Context: an optimization exercise on an open-source flow, tuned for small area, a short achievable clock period and few clock cycles per item. The choices shown serve that exercise and are no tape-out recipe. Where RTL was checked, it was by simulation tests only, not by an equivalence proof against the original. Some runs may be left out. An edit can pass the tests and still lose a function that they never use. Function not checked in run 4: the RTL went through the layout flow alone.

run_1/met1.png
The bar under the picture is 50 µm long. Cells faint in the background.
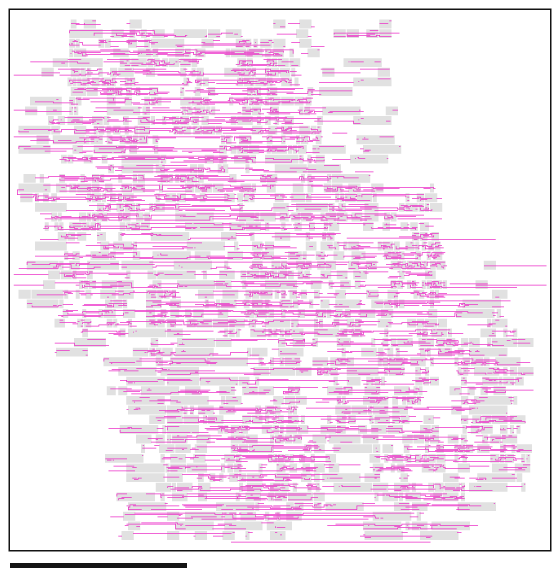
run_1/cell_classes.png
The bar under the picture is 50 µm long.
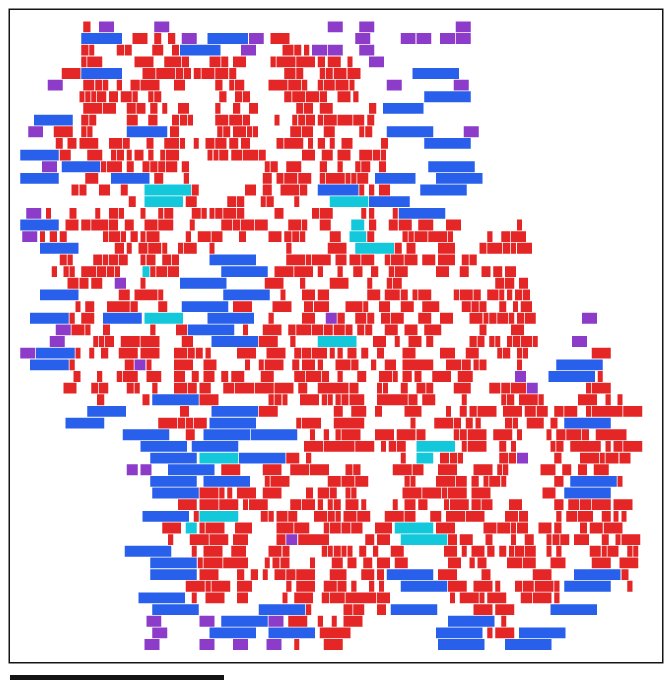
run_1/registers.png
The bar under the picture is 50 µm long.
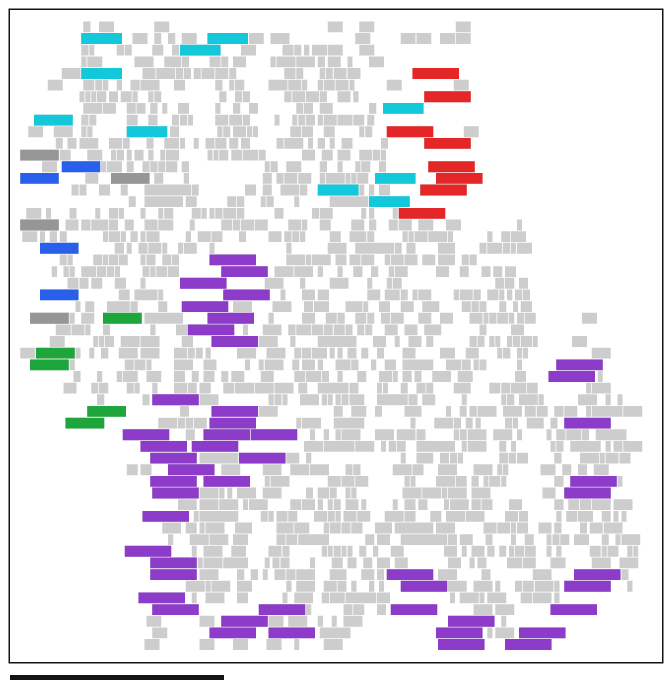
==> flow/run.sh <==
#!/bin/bash
# synth_recipe.tcl (not shown) runs the flow's synth.tcl, then flattens the netlist and writes it again
# the make line also repeats each setting of config.mk as NAME=value (left out here)
make -C /OpenROAD-flow-scripts/flow DESIGN_CONFIG=/design/flow/config.mk WORK_HOME=/design/flow/orfs CLKGATE_MAP_FILE= SYNTH_SCRIPT=/design/flow/synth_recipe.tcl finish
==> flow/config.mk <==
export PLATFORM = sky130hd
export DESIGN_NAME = ELA
export DESIGN_NICKNAME = ELA
export VERILOG_FILES = /design/flow/design.v
export SDC_FILE = /design/flow/constraint.sdc
export NUM_CORES = 4
export LEC_CHECK = 0
export CAP_MARGIN = 20
export CORE_MARGIN = 2
export CORE_UTILIZATION = 40
export PLACE_DENSITY = 0.6
export SLEW_MARGIN = 20
==> flow/constraint.sdc <==
create_clock -name core_clock -period 6.0 [get_ports {clk}]
set_input_delay 1.2000 -clock core_clock [delete_from_list [all_inputs] [get_ports {clk}]]
set_output_delay 1.2000 -clock core_clock [all_outputs]
set_load 0.01 [all_outputs]
==> flow/design.v <==
`timescale 1ns/10ps
module ELA(clk, rst, in_data, data_rd, req, wen, addr, data_wr, done);
	input				clk;
	input				rst;
	input		[7:0]	in_data;
	input		[7:0]	data_rd;
	output reg			req;
	output reg			wen;
	output reg	[9:0]	addr;
	output reg	[7:0]	data_wr;
	output reg			done;
reg [3:0] state, next_state;
parameter IDLE=0, STORE=1, BUFF=2, CALL_L=3, CALL=4, CALL_R=5, ELA_L=6, ELA=7, ELA_R=8, FIN=9;
reg [7:0] data_sv [0:7];	 
reg [4:0] num;	 
reg [7:0] D_1, D_2, D_3;	 
reg finish;	 
reg [9:0] addr_n;
reg [4:0] num_n;
reg req_n, wen_n, done_n, finish_n;
reg [7:0] data_wr_n;
always @(posedge clk, posedge rst) begin
	if(rst) state <= IDLE;
	else state <= next_state;
end
always @(*) begin
	case(state)
		IDLE: begin
			if(!rst) next_state = STORE;
			else next_state = IDLE;
		end
		STORE: begin
			if(addr == 991) next_state = BUFF;
			else next_state = STORE;
		end
		BUFF: next_state = CALL_L;
		CALL_L: begin
			if(finish) next_state = FIN;
			else if(num==3) next_state = ELA_L;
			else next_state = CALL_L;
		end
		ELA_L: next_state = CALL;
		CALL: begin
			if(num==7) next_state = ELA;
			else next_state = CALL;
		end
		ELA: begin
			if((addr+2)%64==0) next_state = CALL_R;
			else next_state = CALL;
		end
		CALL_R: begin
			if(num==3) next_state = ELA_R;
			else next_state = CALL_R;
		end
		ELA_R: next_state = CALL_L;
		FIN: next_state = FIN;
		default: next_state = IDLE;
	endcase
end
always @(*) begin
	addr_n = addr;
	num_n = num;
	req_n = req;
	wen_n = wen;
	done_n = done;
	finish_n = finish;
	data_wr_n = data_wr;
	D_1 = 0;
	D_2 = 0;
	D_3 = 0;
	case(state)
		IDLE: begin
			addr_n = 10'b11_1111_1110;	 
			done_n = 0;
			finish_n = 0;
			req_n = 0;
		end
		STORE: begin
			wen_n = 1;
			data_wr_n = in_data;
			if(addr == 10'b11_1111_1110) begin
				req_n = 1;	 
				addr_n = addr + 1;
			end else if((addr+1)%32==0 && !req) begin	 
				addr_n = addr + 32;	 
				req_n = 1;	 
			end else begin
				addr_n = addr + 1;
				req_n = 0;
			end
		end
		BUFF: begin
			wen_n = 0;
			num_n = 0;
			addr_n = 10'b11_1111_1111;
		end
		CALL_L: begin
			wen_n = 0;
			if(addr == 10'b11_1111_1111) addr_n = 0;
			else if(num==0) addr_n = addr + 1;
			else if(num==1) addr_n = addr + 64;
			num_n = num + 1;
		end
		ELA_L: begin
			wen_n = 1;
			num_n = 0;
			addr_n = addr - 32;
			data_wr_n = (data_sv[1] + data_sv[2]) / 2;	 
		end
		CALL: begin
			wen_n = 0;
			case(num)
				0: addr_n = addr - 32;
				3: addr_n = addr + 62;
				6: addr_n = addr - 33;
				7: addr_n = addr;
				default: addr_n = addr + 1;
			endcase
			num_n = num + 1;
		end
		ELA: begin
			wen_n = 1;
			num_n = 0;
			if(data_sv[1] > data_sv[6]) D_1 = data_sv[1] - data_sv[6];
			else D_1 = data_sv[6] - data_sv[1];
			if(data_sv[2] > data_sv[5]) D_2 = data_sv[2] - data_sv[5];
			else D_2 = data_sv[5] - data_sv[2];
			if(data_sv[3] > data_sv[4]) D_3 = data_sv[3] - data_sv[4];
			else D_3 = data_sv[4] - data_sv[3];
			if(D_2 <= D_1) begin
				if(D_2 <= D_3) begin
					data_wr_n = (data_sv[2] + data_sv[5]) / 2;
				end else begin
					data_wr_n = (data_sv[3] + data_sv[4]) / 2;
				end
			end else begin
				if(D_1 <= D_3) begin
					data_wr_n = (data_sv[1] + data_sv[6]) / 2;
				end else begin
					data_wr_n = (data_sv[3] + data_sv[4]) / 2;
				end
			end
		end
		CALL_R: begin
			wen_n = 0;
			if(num==0) addr_n = addr - 31;
			else if(num==1) addr_n = addr + 64;
			num_n = num + 1;
		end
		ELA_R: begin
			wen_n = 1;
			num_n = 0;
			addr_n = addr - 32;
			data_wr_n = (data_sv[1] + data_sv[2]) / 2;
			if(addr_n==959) finish_n = 1;	 
		end
		FIN: begin
			done_n = 1;
		end
		default: addr_n = addr;
	endcase
end
always @(posedge clk, posedge rst) begin
	if(rst) begin
		addr <= 10'b11_1111_1110;
		num <= 0;
		req <= 0;
		wen <= 0;
		done <= 0;
		finish <= 0;
	end else begin
		addr <= addr_n;
		num <= num_n;
		req <= req_n;
		wen <= wen_n;
		done <= done_n;
		finish <= finish_n;
	end
end
always @(posedge clk) begin
	data_wr <= data_wr_n;
	if(state==CALL_L || state==CALL || state==CALL_R) data_sv[num[2:0]] <= data_rd;	 
end
endmodule
==> impl_metrics.json, run 1 <==
{
  "fin_crit_sh_pct": 93.0,
  "synth_cells": 1028,
  "synth_top_area_share_pct": 19.1,
  "ys_seq_elements": 79,
  "grt_pass1_wl_mm": 40.2,
  "synth_flop_cell": "edfxtp_1",
  "clockBufferDepth": 2,
  "gp_congestion": 0.895,
  "synth_edf_count": 56,
  "final-hold-violation-count": 0,
  "hold_class": "reg2reg",
  "final_cells": 1328,
  "synth-compound-area-share_pct": 21.9,
  "synth-simple-area-share_pct": 18.2,
  "synth_top_family_by_area": "compound AO/OA/AOI/OAI gates",
  "overflow": 0,
  "pre_cts_ws_ps": 364,
  "start_util_pct": 40.5,
  "vias": 7756,
  "grt_most_used_layer": "met2",
  "dp_hpwl_mm": 20.4,
  "first_pass_iters": 5,
  "grt_max_degree": 25,
  "ys_warn_count": 1,
  "period_needed_ps": 5580,
  "r2r_start": "data_sv[2][3]",
  "die_area_um2": 23200,
  "synth-xor-area-share_pct": 5.19,
  "synth_commonest_cells": "ha_1 (115), inv_1 (94), nand2_1 (82), nor2_1 (72), a21oi_1 (59)",
  "die_h_um": 152,
  "n_antenna_cell": 0,
  "multi_input_area_um2": 5990,
  "core-area_um2": 21700,
  "antenna_found_initial": 1,
  "viasPerCell": 5.84,
  "worstSetupPathType": "reg2reg",
  "crit_path_start": "data_sv[2][3]",
  "insertion_delay_ps": 360,
  "drc_errors": 0,
  "drt_iter0_markers": 633,
  "grt_pass1_vias": 7343,
  "crit_path_max_fanout": 24,
  "syn_to_final_growth_pct": 10.9,
  "grt_usage_pct": 22.0,
  "grtUsageMet1_pct": 30.3,
  "syn_area_um2": 8780,
  "met2_usage_pct": 33.8,
  "die_w_um": 152,
  "wirelength_mm": 25.7,
  "yosys.cell_count.top_type": "ha_1",
  "cts_num_sinks": 79,
  "synthTopCellsByArea": "edfxtp_1 (19%), ha_1 (16%), inv_1 (4.0%)",
  "reg2regPathDepth": 21,
  "seqCellArea_um2": 2270,
  "cts_tree": "done",
  "tns_ps": 0,
  "rsz0062_at_grt": "false",
  "synth_cell_types": 85,
  "cts_buffers": 9,
  "setup_viol": 0,
  "place_inst": 1312,
  "rows": 54,
  "status": "finished clean",
  "syn_area_per_cell_um2": 8.54,
  "synthesis.nets": 1171,
  "io_buffers": 38,
  "arrival_ps": 5680,
  "final_nets": 1186,
  "fin_skew_ps": 12.5,
  "ys_async_sr_fraction_pct": 29.1,
  "start_kind": "flop",
  "final_layout_size_suffix_gt1_share_pct": 7.06,
  "clock.fmax_mhz": 179,
  "synthAdderAreaFrac_pct": 18.7,
  "relSlewSlack_pct": 20.3,
  "wire_per_inst_um": 19.4,
  "antenna_left": 0,
  "h-tree-depth": 3,
  "timing.hold.ws_ps": 533,
  "fin_ws_ps": 418,
  "fillerInstances": 2115,
  "crit_required_ps": 6100,
  "worstMarginPinSlew_ps": 1180,
  "clkTransAtPathRegs_ps": 70,
  "synthMuxAreaShare_pct": 4.00,
  "max_cap_violations": 0,
  "min_from": "done",
  "seq_area_frac_synth_pct": 25.8,
  "hold_depth": 2,
  "grt.met3_usage_pct": 4.15,
  "top_level_ports": 39,
  "clock_tree.root_cell": "clkbuf_16",
  "crit_path_end_kind": "flop",
  "synth_top_area_cell": "edfxtp_1",
  "slew_violations": 0
}
Testbench counts for the RTL of run 1, summed over its fixed seeds: cycles 75,728, images 16.
About met1.png:
longest straight run: 66.2 µm
nets with wire on the layer: 1082
main direction: horizontal
wire length on this layer: 11800 µm

About cell_classes.png:
[blue] flip-flops | cells: 79
[purple] other buffers and delay cells | cells: 47
[cyan] clock drivers and dummy loads | cells: 16
[red] all other logic | cells: 906

About registers.png:
[cyan] `addr` | flops: 10
[blue] `state` | flops: 4
[green] `num` | flops: 5 | where: left middle
[purple] `data_sv` | flops: 48
[red] `data_wr` | flops: 8

==> run 1: sequential cells by signal, summed over array words and instances (netlist names) <==
name / flops
addr: 10
data_sv: 48
data_wr: 8
done: 1
finish: 1
num: 5
req: 1
state: 4
wen: 1
==> run 1: per-layer routing <==
metal / vias up / share of wire, % / wire [µm]
li1: 3759 / - / -
met1: 3689 / 46 / 11800
met2: 261 / 44 / 11300
met3: 47 / 6.3 / 1620
met4: 0 / 3.6 / 929
met5: - / 0 / 0
==> run 1: critical path, cell delays in order (launching register included) <==
cell and delay (ps):
edfxtp_1 430, ha_1 550, nand3_1 170, a21oi_2 200, o31ai_1 100, buf_4 190
or3b_2 440, a31oi_1 230, nor3b_1 100, or2_2 310, xnor2_1 270, ha_1 300
a211oi_1 300, o21a_1 240, and2_1 270, o221a_2 240, nor4_2 40, buf_4 230
nand2b_1 160, mux2i_1 160, nor3_1 70, a311o_1 330
==> run 1: final timing paths <==
kind	to	slack [ps]
worst max-delay path	data_wr[7]	420
worst min-delay path	done	530
worst max register to register	data_wr[7]	420
worst min register to register	done	530
max in group asynchronous	num[4]	4260
min in group asynchronous	done	1300
==> run 1: through the flow <==
stage / utilization, % / area (µm²)
floorplan: - / 8780
global placement: 43.4 / 9410
detailed placement: 43.4 / 9410
CTS: 44.9 / 9740
global route: 44.9 / 9740
finish: 44.9 / 9740
==> run 1: kinds of logic (layout without fill, tap and decap cells) <==
group,Yosys count,in the layout
xor gates and xnor gates,52,52
DFF,79,79
muxes,34,34
AOI/OAI and AO/OA,280,280
adders and majority gates,125,125
and+or+nand+nor,320,320
buffers and inverters,138,158
==> run 1: cell type report <==
class	instances	area share, %
flip-flops and latches	79	23.3
inverters	95	3.66
clock buffers	9	2.31
well taps	280	3.60
multi-input cells	811	61.5
clock inverters	7	1.07
repair buffers	47	4.60
==> run 1: timing repair <==
item	4_1_cts	5_1_grt
setup buffers	0	0
resized for setup	0	1
endpoints found under the setup margin	0	1
hold buffers	0	0
==> run 1: placed cells by master (no fill, tap or decap), types with 14 or more instances in the layout <==
cell and n:
nand2_1 82, xor2_1 14, nor3_1 31, ha_1 115, edfxtp_1 56, or3_1 14, o211ai_1 14, xnor2_1 38
nand2b_1 20, clkdlybuf4s50_1 38, o21ai_0 51, dfrtp_1 14, nand3_1 32, nor2b_1 14, a21oi_1 59, nor2_1 72
mux2i_1 25, a211oi_1 16, inv_1 93
run_1/port_nets.png
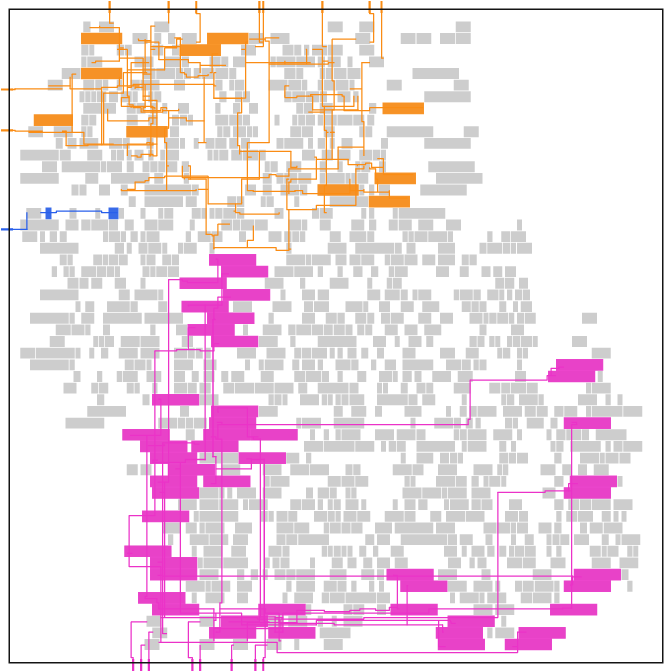

==> run 2: changes to the inputs <==
==> flow/design.v (replaced) <==
`timescale 1ns/10ps
module ELA(clk, rst, in_data, data_rd, req, wen, addr, data_wr, done);
	input				clk;
	input				rst;
	input		[7:0]	in_data;
	input		[7:0]	data_rd;
	output reg			req;
	output reg			wen;
	output reg	[9:0]	addr;
	output reg	[7:0]	data_wr;
	output reg			done;
localparam START = 2'd0, ARR = 2'd1, INT = 2'd2, FIN = 2'd3;
reg [1:0] state;
reg [1:0] phase;
reg [7:0] q0, q1, q2, q3, q4, q5, q6, q7, q8;
reg [1:0] sel;
wire [7:0] d1 = (q7 > q0) ? q7 - q0 : q0 - q7;
wire [7:0] d2 = (q4 > q3) ? q4 - q3 : q3 - q4;
wire [7:0] d3 = (q1 > q6) ? q1 - q6 : q6 - q1;
wire edge_col = (addr[4:1] == 4'b1111);
reg [1:0] sel_n;
always @(*) begin
	if (edge_col || (d2 <= d1 && d2 <= d3)) sel_n = 2'd0;
	else if (d2 > d1 && d1 <= d3) sel_n = 2'd1;
	else sel_n = 2'd2;
end
reg [7:0] pa, pb;
always @(*) begin
	case (sel)
		2'd1: begin pa = q8; pb = q1; end
		2'd2: begin pa = q2; pb = q7; end
		default: begin pa = q5; pb = q4; end
	endcase
end
wire [8:0] sum = pa + pb;
always @(posedge clk) begin
	q0 <= data_rd; q1 <= q0; q2 <= q1; q3 <= q2; q4 <= q3;
	q5 <= q4; q6 <= q5; q7 <= q6; q8 <= q7;
	sel <= sel_n;
	if (state == ARR || (state == START && req)) data_wr <= in_data;
	else if (state == INT && phase == 2'd0) data_wr <= sum[8:1];
end
always @(posedge clk, posedge rst) begin
	if (rst) begin
		state <= START;
		phase <= 2'd0;
		req <= 1'b0;
		wen <= 1'b0;
		done <= 1'b0;
		addr <= 10'd0;
	end else begin
		case (state)
			START: begin
				req <= 1'b1;
				if (req) begin
					state <= ARR;
					wen <= 1'b1;
					addr <= 10'd0;
				end
			end
			ARR: begin
				if (addr == 10'd991) begin
					state <= INT;
					wen <= 1'b0;
					phase <= 2'd0;
					addr <= 10'd0;
				end else if (addr[4:0] == 5'd31) addr <= addr + 10'd33;
				else addr <= addr + 10'd1;
			end
			INT: begin
				case (phase)
					2'd0: begin
						phase <= 2'd1;
						addr <= addr + 10'd64;
					end
					2'd1: begin
						phase <= 2'd2;
						wen <= 1'b1;
						if (addr[4:1] == 4'b0000) addr <= addr - 10'd66;
						else addr <= addr - 10'd34;
					end
					default: begin
						phase <= 2'd0;
						wen <= 1'b0;
						if (addr == 10'd959) begin
							state <= FIN;
							done <= 1'b1;
						end else if (addr[4:0] == 5'd29 || addr[4:1] == 4'b1111) addr <= addr + 10'd3;
						else addr <= addr - 10'd29;
					end
				endcase
			end
			default: begin
				wen <= 1'b0;
				done <= 1'b1;
			end
		endcase
	end
end
endmodule
--- a/flow/config.mk
+++ b/flow/config.mk
@@ -9,4 +9,5 @@
 export CORE_MARGIN = 2
 export CORE_UTILIZATION = 40
 export PLACE_DENSITY = 0.6
+export SETUP_SLACK_MARGIN = 3.0
 export SLEW_MARGIN = 20
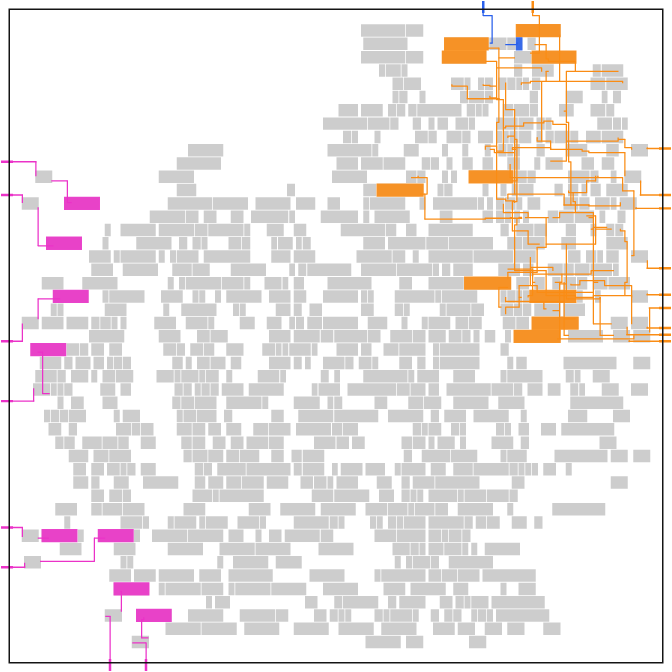
run_2/port_nets.png
[blue] `rst` | direction: input | end cells: 1 | buffers: 1 | wire: 11.4 µm
[orange] `addr` | direction: output | end cells: 10 | buffers: 11 | wire: 849 µm
[magenta] `data_rd` | direction: input | end cells: 8 | buffers: 8 | wire: 116 µm

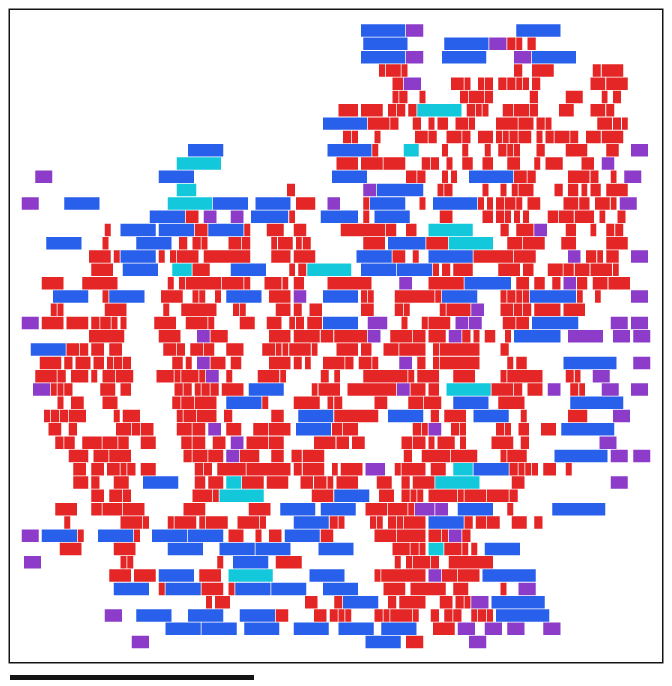
run_2/cell_classes.png
The bar under the picture is 50 µm long.
[purple] other buffers and delay cells | cells: 70
[cyan] clock drivers and dummy loads | cells: 16
[red] all other logic | cells: 620
[blue] flip-flops | cells: 99

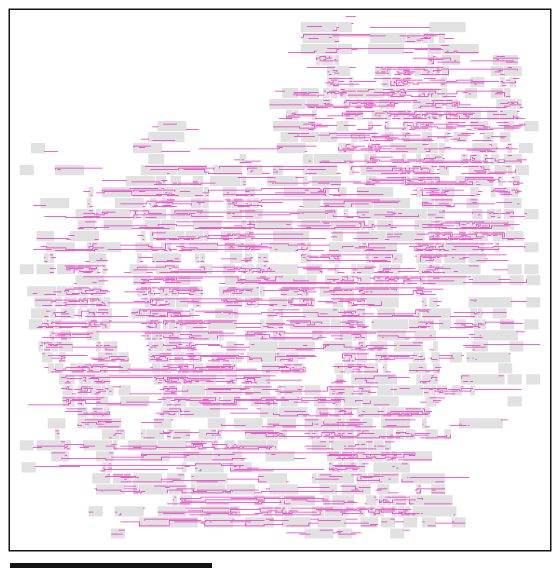
run_2/met1.png
The bar under the picture is 50 µm long. Cells faint in the background.
share of all routed wire: 46%
nets with wire on the layer: 832
main direction: horizontal
longest straight run: 41.9 µm
wire length on this layer: 7820 µm

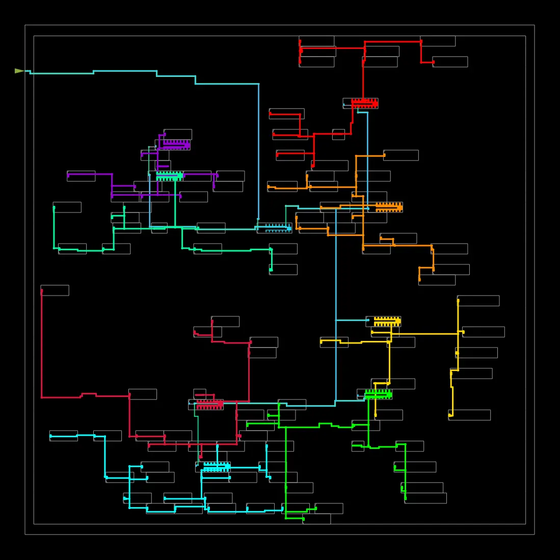
run_2/cts_layout.png
clk sinks: 99
H-tree Lvls: 3
Root Driver: clkbuf_16
cts bufs inserted: 9
FFs & Latches: 99

==> run 2 against run 1 <==
  * Sequential share of layout area rose by 3.4 points
  * Non-clock buffer count grew 23
  * Utilization is 4.1 points higher
  * Clock skew shrank 4.7 ps
  * Setup slack better by 1100 ps
  * Area after synthesis down 24%
  * Final area shrank 17%
  * Maximum frequency increased by 24%
  * Global-route usage fell by 2.8 points
  * Critical endpoint is now sel[1]
==> impl_metrics.json, run 2 <==
{
  "status": "finished clean",
  "crit_path_frequent_cell": "ha_4",
  "crit_required_ps": 6250,
  "grt_pass1_wl_mm": 27.3,
  "wirelength_mm": 16.9,
  "layout_commonest_cell": "inv_1",
  "final-hold-violation-count": 0,
  "fin_skew_ps": 7.81,
  "slew_violations": 0,
  "clockBufferDepth": 2,
  "grt_pass1_vias": 5486,
  "crit_path_end_kind": "flop",
  "r2r_start": "q4[0]",
  "hold_depth": 0,
  "antenna_found_initial": 0,
  "dp_hpwl_mm": 12.7,
  "core-area_um2": 16500,
  "viasPerCell": 5.43,
  "die_area_um2": 17800,
  "place_area_um2": 7300,
  "start_kind": "flop",
  "ys_seq_elements": 99,
  "seq_area_frac_synth_pct": 32.1,
  "ys_warn_count": 1,
  "n_antenna_cell": 0,
  "worstMarginPinSlew_ps": 681,
  "pre_cts_ws_ps": 1410,
  "rows": 47,
  "multi_input_area_um2": 4330,
  "worstSetupPathType": "reg2reg",
  "hold_class": "reg2reg",
  "arrival_ps": 4750,
  "crit_chain": "inv_2 -> ha_4 -> inv_4 -> fa_2 -> nand3_2 -> a21oi_2 -> o32ai_2 -> buf_6 -> mux2i_4 -> o22ai_2 -> or4b_4 -> and3b_2 -> nor3_4 -> ha_4 -> nand4_1 -> nor2_1 -> a211o_1 -> o21a_1 -> a31oi_1 -> nor3b_4 -> a311oi_2 -> o2bb2ai_1",
  "fin_ws_ps": 1500,
  "insertion_delay_ps": 360,
  "rsz0062_at_grt": "true",
  "start_util_pct": 40.7,
  "place_inst": 979,
  "synth_cells": 742,
  "synth_top_area_share_pct": 22.1,
  "yosys.cell_count.top_type": "ha_1",
  "ys_async_sr_fraction_pct": 17.2,
  "synthesis.nets": 861,
  "seqCellArea_um2": 2160,
  "wire_per_inst_um": 16.5,
  "worstSetupPathDepth": 22,
  "vias": 5567,
  "syn_area_per_cell_um2": 9.03,
  "final_nets": 919,
  "critPathBufInv": 3,
  "tns_ps": 0,
  "fillerInstances": 1570,
  "synth_edf_count": 8,
  "final_cell_mix": "inv_1 (88), ha_1 (83), dfxtp_1 (71), nand2_1 (60), a21oi_1 (49)",
  "die_w_um": 133,
  "reg2regPathDepth": 22,
  "synth_cell_types": 72,
  "critPathMaxStageDelay_ps": 530,
  "clock.fmax_mhz": 222,
  "postLayoutCellArea_um2": 8070,
  "syn_to_final_growth_pct": 20.5,
  "setup_viol": 0,
  "final_layout_size_suffix_gt1_share_pct": 14.2,
  "io_buffers": 38,
  "cp_slowest_cell": "or4b_4",
  "crit_family": "simple AND/OR/NAND/NOR gates",
  "clkTransAtPathRegs_ps": 80,
  "largest_reg_flops": 10,
  "first_pass_iters": 5,
  "relSlewSlack_pct": 54.6,
  "min_from": "q2[1]",
  "fin_crit_sh_pct": 74.9,
  "crit_path_start": "q4[0]",
  "max_cap_violations": 0,
  "top_level_ports": 39,
  "antenna_left": 0,
  "final_cells": 1025,
  "synth_commonest_cells": "ha_1 (94), inv_1 (91), dfxtp_1 (74), nand2_1 (60), a21oi_1 (49)",
  "cts_hold_buf": 0,
  "gp_congestion": 0.870,
  "drc_errors": 0,
  "grt_usage_pct": 19.2,
  "overflow": 0,
  "synthTopCellsByArea": "dfxtp_1 (22%), ha_1 (18%), dfrtp_1 (6.4%)",
  "syn_area_um2": 6700,
  "synth_top_area_cell": "dfxtp_1",
  "synth_flop_cell": "dfxtp_1",
  "drt_iter0_markers": 285,
  "period_needed_ps": 4500,
  "die_h_um": 133,
  "grt_max_degree": 20,
  "crit_path_max_fanout": 6,
  "cts_tree": "done"
}
Testbench counts for the RTL of run 2, summed over its fixed seeds: cycles 31,360, images 16.
[run 2: cell count changes in the layout (fill, tap and decap cells not counted), sizes merged, moves of 21 or more]
cell / previous run / this run
dfxtp: 0 / 74
edfxtp: 56 / 8
nor2: 72 / 28
nor3: 33 / 9
buf: 9 / 32
nand2: 82 / 60
ha: 115 / 94
[run 2: worst paths after layout]
path	slack, ps	end
min in group asynchronous	1240	addr[5]
max reg2reg	1500	sel[1]
min	350	q3[1]
min reg2reg	350	q3[1]
max in group asynchronous	4280	addr[0]
max	1500	sel[1]
[run 2: routing by layer]
metal	vias to the layer above	part of all wire, %	GRT usage (%)
met4	0	1.8	6.03
met5	-	0	0
li1	2711	-	-
met3	30	5.0	3.12
met2	152	47	31.8
met1	2674	46	25.7
[run 2: cell type report]
class	count	share of cell area (%)
clock inverter	6	0.744
multi-input combinational	528	53.7
clock buffer	10	3.10
sequential	99	26.7
tap	220	3.41
inverter	92	4.31
timing repair buffer	70	7.99
[run 2: logic make-up after synthesis]
group,count (synthesis),synth area share (%)
AOI/OAI and AO/OA,204,20.2
xor gates and xnor gates,40,5.23
adders and majority gates,104,20.1
buffers and inverters,115,7.00
DFF,99,32.1
muxes,27,4.28
and+or+nand+nor,153,11.2
[run 2: through the flow]
| step | util (%) | hold slack (ps) |
|---|---|---|
| 2_1_floorplan | - | 324 |
| 4_1_cts | 47.6 | 353 |
| 5_1_grt | 49.0 | 359 |
| 3_3_place_gp | 44.3 | 334 |
| 3_5_place_dp | 44.3 | 338 |
| 6_report | 49.0 | 349 |
[run 2: what timing repair did]
item / CTS / global route
setup buffers: 13 / 17
setup endpoints to repair: 9 / 7
gates resized for setup: 24 / 33
pin swaps: 5 / 16
run_2/pins.png
Pins as bars across the die edge, other pins in gray.
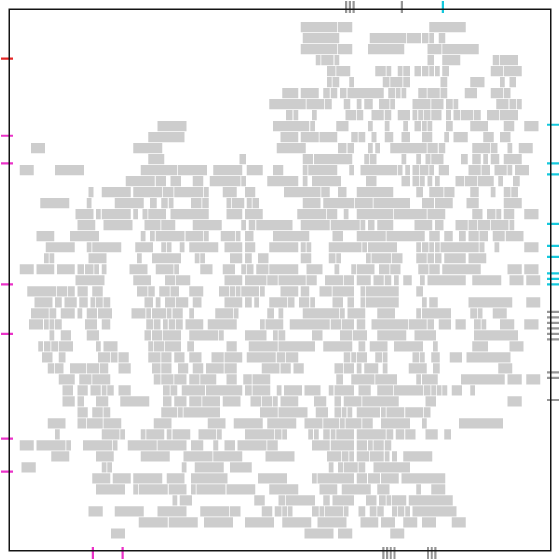

==> run 3: changes to the inputs <==
--- a/flow/config.mk
+++ b/flow/config.mk
@@ -9,5 +9,4 @@
 export CORE_MARGIN = 2
 export CORE_UTILIZATION = 40
 export PLACE_DENSITY = 0.6
-export SETUP_SLACK_MARGIN = 3.0
 export SLEW_MARGIN = 20
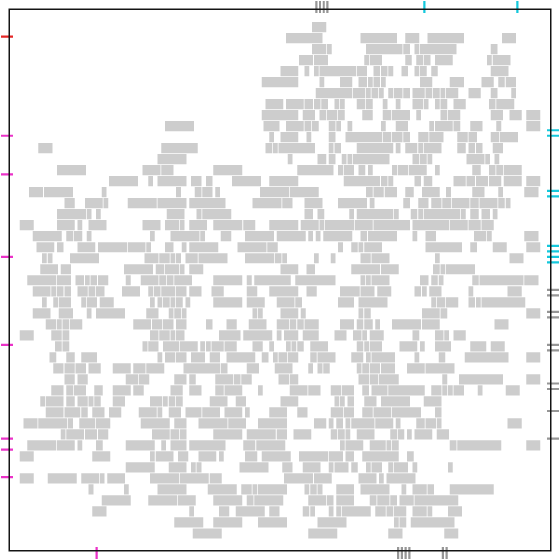
run_3/pins.png
Pins as bars across the die edge, other pins in gray.
[cyan] `addr` | pins: 10 | direction: output | edge: 8 right, 2 top
[red] `clk` | pins: 1 | direction: input | edge: left
[magenta] `data_rd` | pins: 8 | direction: input | edge: 7 left, 1 bottom
all pins by edge: 18 right, 8 left, 7 bottom, 6 top

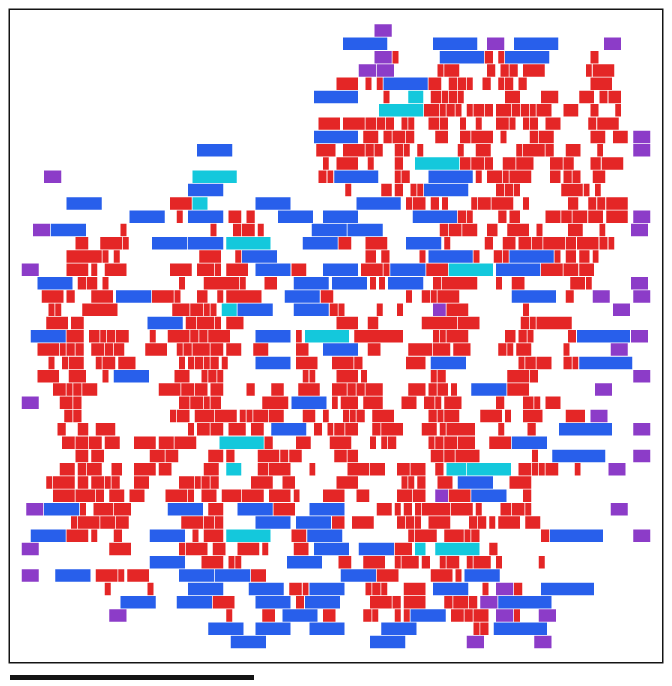
run_3/cell_classes.png
The bar under the picture is 50 µm long.
[cyan] clock drivers and dummy loads | cells: 16
[blue] flip-flops | cells: 99
[purple] other buffers and delay cells | cells: 40
[red] all other logic | cells: 620

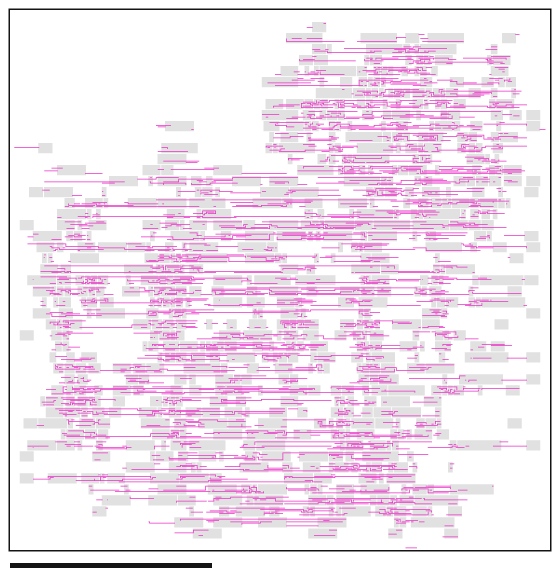
run_3/met1.png
The bar under the picture is 50 µm long. Cells faint in the background.
main direction: horizontal
wire length on this layer: 7870 µm

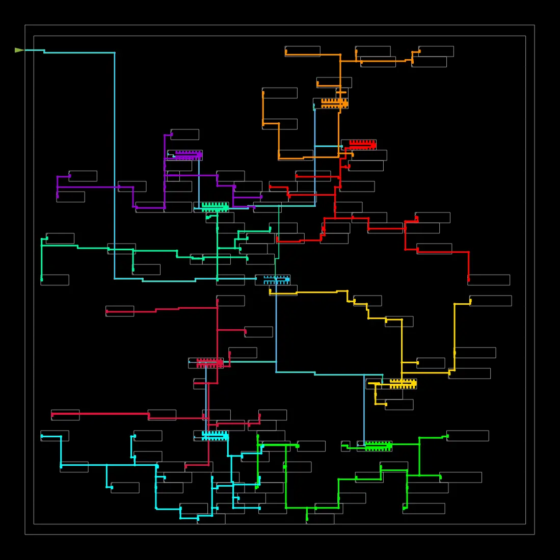
run_3/cts_layout.png

==> run 3 against run 2 <==
  * Hold slack better by 3.8 ps
  * Clock skew is essentially flat
  * Largest cell class unchanged
  * Critical endpoint unchanged
  * Still clean
==> impl_metrics.json, run 3 <==
{
  "fin_skew_ps": 8.04,
  "synth_top_area_share_pct": 22.1,
  "yosys.cell_count.top_type": "ha_1",
  "cts_tree": "done",
  "gp_congestion": 0.845,
  "ys_seq_elements": 99,
  "max_cap_violations": 0,
  "final-hold-violation-count": 0,
  "synth_top_area_cell": "dfxtp_1",
  "period_needed_ps": 4930,
  "die_h_um": 133,
  "grt_max_degree": 31,
  "cts_num_sinks": 99,
  "antenna_left": 0,
  "synth_flop_cell": "dfxtp_1",
  "synth_cell_types": 72,
  "crit_path_end_kind": "flop",
  "final_cell_mix": "ha_1 (94), inv_1 (91), dfxtp_1 (74), nand2_1 (60), a21oi_1 (49)",
  "layout_commonest_cell": "ha_1",
  "setup_viol": 0,
  "top_level_ports": 39,
  "tns_ps": 0,
  "worstSetupPathType": "reg2reg",
  "largest_reg_flops": 10,
  "final_nets": 889,
  "worstMarginPinSlew_ps": 932,
  "io_buffers": 38,
  "syn_area_um2": 6700,
  "seqCellArea_um2": 2150,
  "hold_class": "reg2reg",
  "insertion_delay_ps": 360,
  "slew_violations": 0,
  "syn_to_final_growth_pct": 12.7,
  "rsz0062_at_grt": "false",
  "fillerInstances": 1573,
  "syn_area_per_cell_um2": 9.03,
  "synthTopCellsByArea": "dfxtp_1 (22%), ha_1 (18%), dfrtp_1 (6.4%)",
  "die_w_um": 133,
  "crit_required_ps": 6290,
  "h-tree-depth": 3,
  "multi_input_area_um2": 4080,
  "synthesis.nets": 861,
  "reg2reg_slack_ps": 1070,
  "overflow": 0,
  "start_kind": "flop",
  "ys_async_sr_fraction_pct": 17.2,
  "die_area_um2": 17800,
  "viasPerCell": 5.42,
  "synth_cells": 742,
  "synth_commonest_cells": "ha_1 (94), inv_1 (91), dfxtp_1 (74), nand2_1 (60), a21oi_1 (49)",
  "grt_pass1_wl_mm": 26.3,
  "relSlewSlack_pct": 37.9,
  "drc_errors": 0,
  "ys_warn_count": 1,
  "wire_per_inst_um": 16.0,
  "core-area_um2": 16500,
  "synth_edf_count": 8,
  "cts_hold_buf": 0,
  "final_layout_size_suffix_gt1_share_pct": 5.16,
  "rows": 47,
  "ctsResizeCount": 0,
  "crit_path_max_fanout": 12,
  "cts_buffers": 9,
  "arrival_ps": 5220,
  "clockBufferDepth": 2,
  "dp_hpwl_mm": 12.4,
  "antenna_found_initial": 0,
  "status": "finished clean",
  "first_pass_iters": 7,
  "clock_tree.root_cell": "clkbuf_16",
  "n_antenna_cell": 0,
  "place_inst": 979,
  "vias": 5391,
  "final_cells": 995,
  "grt_pass1_vias": 5260,
  "drt_iter0_markers": 413,
  "wirelength_mm": 16.0,
  "seq_area_frac_synth_pct": 32.1,
  "start_util_pct": 40.7,
  "fin_crit_sh_pct": 82.1,
  "postCtsSetupRepairBufs": 0,
  "clock.fmax_mhz": 203,
  "grt_usage_pct": 18.5,
  "clkTransAtPathRegs_ps": 80
}
==> run 3: cell types whose count changed in the layout (fill, tap and decap cells not counted), sizes merged <==
cell / change
buf: -30
inv: -1
clkinv: +1
==> run 3: final timing paths <==
check	cells after the start	endpoint	from
max	19	sel[1]	q3[1]
min	0	q3[2]	q2[2]
max reg2reg	19	sel[1]	q3[1]
min reg2reg	0	q3[2]	q2[2]
max in group asynchronous	2	phase[0]	rst
min in group asynchronous	2	addr[3]	rst
==> run 3: metrics by stage <==
| stage | utilization (%) | setup WS (ps) | hold slack [ps] | instance area (µm²) |
|---|---|---|---|---|
| 2_1_floorplan | - | 1680 | 324 | 6700 |
| 3_3_place_gp | 44.0 | 1160 | 337 | 7250 |
| 3_5_place_dp | 44.0 | 1090 | 340 | 7250 |
| 4_1_cts | 45.8 | 1060 | 354 | 7550 |
| 5_1_grt | 45.8 | 715 | 359 | 7550 |
| 6_report | 45.8 | 1070 | 353 | 7550 |
==> run 3: layer usage <==
layer,global-route usage (%),part of all wire (%)
met5,0,0
met3,3.65,4.6
met1,25.9,49
met4,5.85,1.5
met2,28.7,45
==> run 3: layout make-up <==
cell class                      instances  area share, %
Clock inverter                          6          0.696
Sequential cell                        99           28.4
Inverter                               92           4.57
Timing Repair Buffer                   40           5.24
Tap cell                              220           3.65
Clock buffer                           10           3.32
Multi-Input combinational cell        528           54.1
==> run 3: kinds of logic after synthesis <==
group	synth area share, %
muxes	4.28
xor gates and xnor gates	5.23
buffers and inverters	7.00
DFF	32.1
and+or+nand+nor	11.2
adders and majority gates	20.1
AOI/OAI and AO/OA	20.2
==> run 3: critical path, cell delays in order (launching register included) <==
cell       delay [ps]
dfxtp_1           430
inv_1             110
fa_1              460
nand3_1           130
a21oi_2            70
o32ai_2           230
buf_4             270
mux2_1            410
or4b_4            580
and3b_1           180
nor3_1            350
ha_1              320
nand4_1           120
nor2_1             60
a211o_1           300
o21a_1            120
a31oi_1           120
nor3b_2           310
nand3b_1          130
o2bb2ai_1         150
run_3/port_nets.png
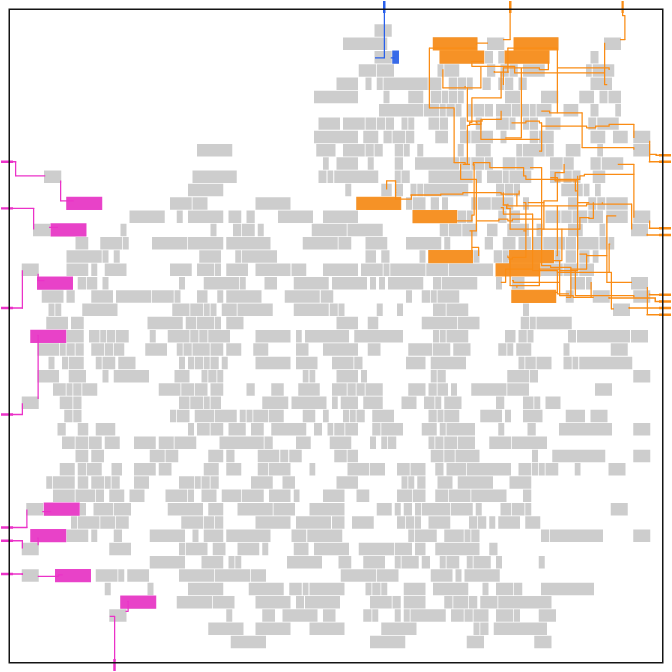

==> run 4: changes to the inputs <==
--- a/flow/design.v
+++ b/flow/design.v
@@ -12,33 +12,36 @@
 localparam START = 2'd0, ARR = 2'd1, INT = 2'd2, FIN = 2'd3;
 reg [1:0] state;
 reg [1:0] phase;
-reg [7:0] q0, q1, q2, q3, q4, q5, q6, q7, q8;
+reg [7:0] q0, q1, q2, q3, q4, q5, q6, q7, q8, q9;
+reg [7:0] e1, e2, e3;
 reg [1:0] sel;
+reg edge_d;
 wire [7:0] d1 = (q7 > q0) ? q7 - q0 : q0 - q7;
 wire [7:0] d2 = (q4 > q3) ? q4 - q3 : q3 - q4;
 wire [7:0] d3 = (q1 > q6) ? q1 - q6 : q6 - q1;
-wire edge_col = (addr[4:1] == 4'b1111);
 reg [1:0] sel_n;
 always @(*) begin
-	if (edge_col || (d2 <= d1 && d2 <= d3)) sel_n = 2'd0;
-	else if (d2 > d1 && d1 <= d3) sel_n = 2'd1;
+	if (edge_d || (e2 <= e1 && e2 <= e3)) sel_n = 2'd0;
+	else if (e2 > e1 && e1 <= e3) sel_n = 2'd1;
 	else sel_n = 2'd2;
 end
 reg [7:0] pa, pb;
 always @(*) begin
 	case (sel)
-		2'd1: begin pa = q8; pb = q1; end
-		2'd2: begin pa = q2; pb = q7; end
-		default: begin pa = q5; pb = q4; end
+		2'd1: begin pa = q9; pb = q2; end
+		2'd2: begin pa = q3; pb = q8; end
+		default: begin pa = q6; pb = q5; end
 	endcase
 end
 wire [8:0] sum = pa + pb;
 always @(posedge clk) begin
 	q0 <= data_rd; q1 <= q0; q2 <= q1; q3 <= q2; q4 <= q3;
-	q5 <= q4; q6 <= q5; q7 <= q6; q8 <= q7;
+	q5 <= q4; q6 <= q5; q7 <= q6; q8 <= q7; q9 <= q8;
+	e1 <= d1; e2 <= d2; e3 <= d3;
+	edge_d <= (addr[4:1] == 4'b1111);
 	sel <= sel_n;
 	if (state == ARR || (state == START && req)) data_wr <= in_data;
-	else if (state == INT && phase == 2'd0) data_wr <= sum[8:1];
+	else if (state == INT && phase == 2'd1) data_wr <= sum[8:1];
 end
 always @(posedge clk, posedge rst) begin
 	if (rst) begin
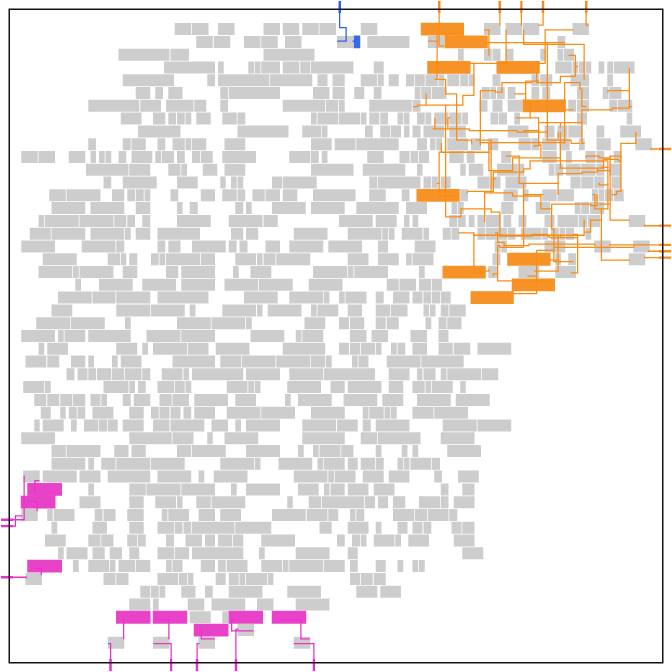
run_4/port_nets.png
I/O Pins: 39
Port Buf Inserts: 38

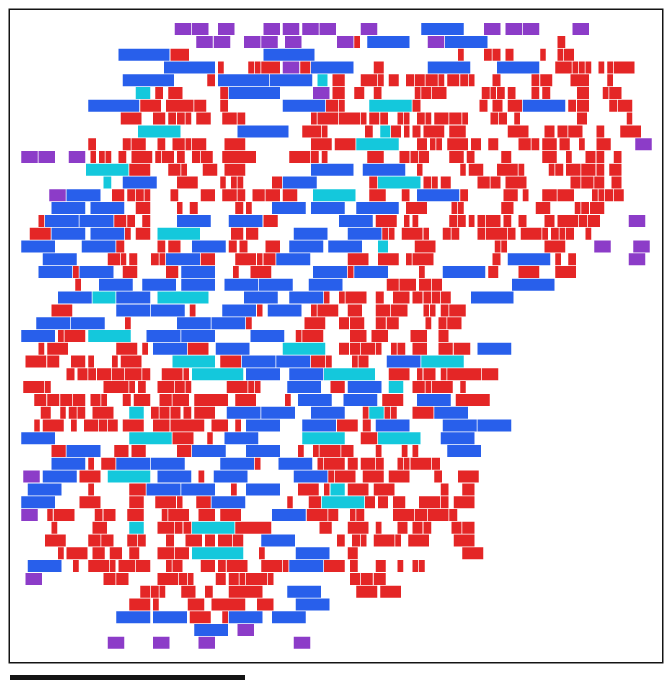
run_4/cell_classes.png
The bar under the picture is 50 µm long.
[blue] flip-flops | cells: 132
[purple] other buffers and delay cells | cells: 38
[cyan] clock drivers and dummy loads | cells: 32
[red] all other logic | cells: 604

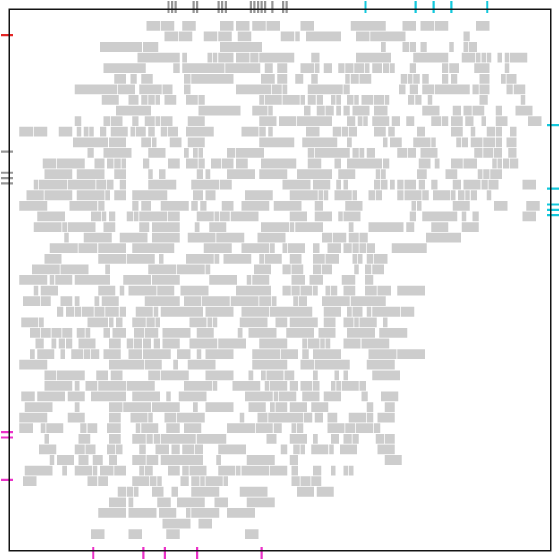
run_4/pins.png
Pins as bars across the die edge, other pins in gray.
[cyan] `addr` | pins: 10 | direction: output | edge: 5 top, 5 right
[red] `clk` | pins: 1 | direction: input | edge: left
[magenta] `data_rd` | pins: 8 | direction: input | edge: 5 bottom, 3 left

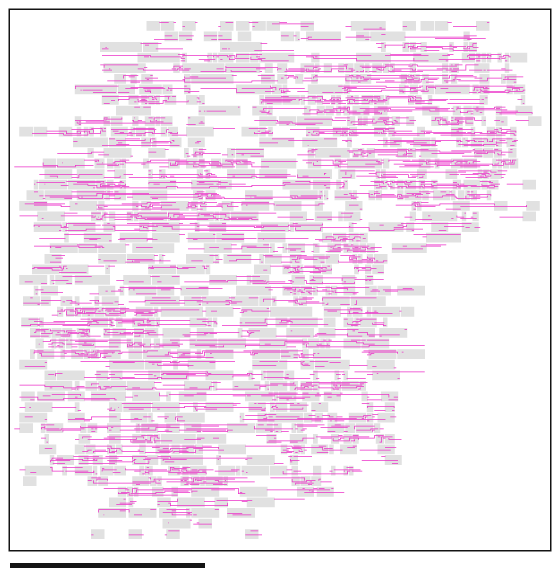
run_4/met1.png
The bar under the picture is 50 µm long. Cells faint in the background.
share of all routed wire: 49%
wire length on this layer: 8010 µm

==> run 4 against run 3 <==
  * Still clean
  * Cell count increased by 4.0%
  * Clock skew is essentially flat
  * Critical path depth down 7
  * Utilization up 1.3 points
  * Synthesized cell count is 2.3% higher
  * Global-route usage shrank 1.1 points
  * Wire length rose by 3.2%
  * Register-to-register slack better by 1700 ps
  * Via count shrank 0.19%
  * Critical path type unchanged
==> impl_metrics.json, run 4 <==
{
  "status": "finished clean",
  "clockBufferDepth": 2,
  "die_w_um": 139,
  "syn_area_um2": 7260,
  "grt_pass1_vias": 5210,
  "wirelength_mm": 16.5,
  "die_area_um2": 19200,
  "min_from": "q6[7]",
  "start_kind": "flop",
  "synth_top_area_share_pct": 29.5,
  "drc_errors": 0,
  "relSlewSlack_pct": 49.4,
  "h-tree-depth": 4,
  "crit_chain": "inv_1 -> ha_1 -> a21boi_0 -> nor2_1 -> fa_1 -> a21o_1 -> a21oi_1 -> o21bai_1 -> a21oi_1 -> o21bai_1 -> a21oi_1 -> o21ai_0",
  "cts_tree": "done",
  "synthAdderAreaFrac_pct": 18.3,
  "final_nets": 913,
  "overflow": 0,
  "synth_top_area_cell": "dfxtp_1",
  "grt_pass1_wl_mm": 26.7,
  "synthesis.nets": 879,
  "worstSetupPathType": "reg2reg",
  "rsz0062_at_grt": "false",
  "antenna_found_initial": 0,
  "synth_top_family_by_area": "compound AO/OA/AOI/OAI gates",
  "synth_edf_count": 8,
  "crit_path_end_kind": "flop",
  "vias": 5381,
  "grt_max_degree": 31,
  "ys_seq_elements": 132,
  "drt_iter0_markers": 347,
  "grt_usage_pct": 17.4,
  "worstMarginPinSlew_ps": 759,
  "postCtsSetupRepairBufs": 0,
  "max_cap_violations": 0,
  "synth_commonest_cells": "dfxtp_1 (107), ha_1 (95), inv_1 (91), a21oi_1 (46), nand2_1 (40)",
  "final_cell_mix": "dfxtp_1 (107), ha_1 (95), inv_1 (91), a21oi_1 (46), nand2_1 (40)",
  "synth_flop_cell": "dfxtp_1",
  "hold_class": "reg2reg",
  "final-hold-violation-count": 0,
  "n_antenna_cell": 0,
  "final_cells": 1035,
  "ys_async_sr_fraction_pct": 12.9,
  "ys_warn_count": 1,
  "fin_skew_ps": 8.09,
  "largest_reg_flops": 10,
  "synth-simple-area-share_pct": 10.4,
  "first_pass_iters": 5,
  "arrival_ps": 3430,
  "ctsResizeCount": 0,
  "yosys.cell_count.top_type": "dfxtp_1",
  "layout_commonest_cell": "dfxtp_1",
  "fin_crit_sh_pct": 54.6,
  "synth-xor-area-share_pct": 3.50,
  "die_h_um": 139,
  "start_util_pct": 40.5,
  "hold_depth": 0,
  "insertion_delay_ps": 410,
  "rows": 49,
  "crit_path_max_fanout": 30,
  "clock_tree.root_cell": "clkbuf_16",
  "tns_ps": 0,
  "synth_cells": 759,
  "viasPerCell": 5.20,
  "crit_path_frequent_cell": "a21oi_1",
  "period_needed_ps": 3280,
  "gp_congestion": 0.858,
  "synth_cell_types": 72,
  "place_inst": 1003,
  "wire_per_inst_um": 15.9,
  "crit_required_ps": 6150,
  "cts_num_sinks": 132,
  "critPathMaxStageDelay_ps": 780,
  "r2r_start": "sel[0]",
  "cp_slowest_cell": "ha_1",
  "synthMuxAreaShare_pct": 3.24,
  "setup_viol": 0,
  "reg2reg_to": "data_wr[7]",
  "final_layout_size_suffix_gt1_share_pct": 6.20,
  "clock.fmax_mhz": 305,
  "core-area_um2": 17900,
  "synth-compound-area-share_pct": 19.4,
  "reg2reg_slack_ps": 2720,
  "reg2regPathDepth": 12,
  "slew_violations": 0,
  "cts_hold_buf": 0,
  "dp_hpwl_mm": 12.6,
  "cts_buffers": 17,
  "min_to": "q7[7]",
  "syn_to_final_growth_pct": 16.4,
  "clkTransAtPathRegs_ps": 60
}
-- run 4: cell count changes after synthesis, moves of 5 or more --
cell      delta
o21ai_1      +8
mux2_2       -6
a22oi_1      -6
nor2b_1     +11
xor2_1       -6
and3_1       +8
nand2b_1     +5
o21ai_0     -11
dfxtp_1     +33
xnor2_1      -5
nand2_1     -20
-- run 4: kinds of logic after synthesis --
family	Yosys count
mux	23
flops	132
fa+ha+maj	102
xor+xnor	29
simple gates	151
buf+inv	117
compound gates	205
-- run 4: worst max-delay path by stage --
stage | to | slack (ps) | cells past startpoint
4_1_cts | data_wr[7] | 2750 | 12
3_3_place_gp | data_wr[7] | 2840 | 12
3_5_place_dp | data_wr[7] | 2790 | 12
2_1_floorplan | data_wr[7] | 3040 | 13
5_1_grt | data_wr[7] | 2450 | 12
6_report | data_wr[7] | 2720 | 12
-- run 4: per-layer routing --
metal / global-route usage [%] / part of all wire, % / vias up
met5: 0 / 0 / -
met4: 5.90 / 1.2 / 0
met3: 3.21 / 4.1 / 16
met2: 28.2 / 46 / 114
met1: 23.5 / 49 / 2516
li1: - / - / 2735
-- run 4: stage by stage --
step	hold slack, ps	cell area [µm²]	util (%)	setup slack, ps
4_1_cts	347	8440	47.1	2750
5_1_grt	355	8450	47.2	2450
2_1_floorplan	326	7260	-	3040
6_report	350	8450	47.2	2720
3_3_place_gp	336	7800	43.6	2840
3_5_place_dp	335	7800	43.6	2790
-- run 4: layout make-up --
cell class                      count  area [µm²]
Inverter                           94         353
Sequential cell                   132        2810
Fill cell                        1717        9460
Clock inverter                     14         196
Clock buffer                       18         439
Multi-Input combinational cell    510        3980
Tap cell                          229         287
Timing Repair Buffer               38         380
-- run 4: worst max-delay path, delay by kind of cell (launching register included) --
kind / cells / cell delay [ps]
compound gates: 8 / 1330
fa+ha+maj: 2 / 1190
flops: 1 / 340
simple gates: 1 / 90
buf+inv: 1 / 60

## afterwards: timing with drivers on the ports
In the flow no input, the clock included, has a driving cell. The finished layouts below were timed again as built, in two steps.
Step 1 sets driving cells, clkbuf_16 on the clock port and buf_2 on the other inputs (assumed; they add their load-dependent delay and slew).
Step 2 moves the port delays by t, midway between the first and last clock arrival at a register: inputs arrive t later, outputs are due t later. That takes back most of the time a late clock gives input paths.
a / b / c = ideal ports / drivers / drivers and shift; a / b = the first two.
run | shift t [ns] | slack for setup (ns) | worst hold slack (ns) | worst register clock-pin slew, ns | cell pins on the clock port's net
run 1 | 0.400 | 0.418 / 0.418 / 0.418 | 0.533 / 0.533 / 0.533 | 0.07 / 0.07 | 1
run 2 | 0.393 | 1.504 / 1.504 / 1.504 | 0.349 / 0.349 / 0.349 | 0.08 / 0.08 | 1
run 3 | 0.394 | 1.072 / 1.072 / 1.072 | 0.353 / 0.353 / 0.353 | 0.08 / 0.08 | 1
run 4 | 0.453 | 2.724 / 2.724 / 2.724 | 0.350 / 0.350 / 0.350 | 0.06 / 0.06 | 1
After both steps setup and hold are still met in every run listed.
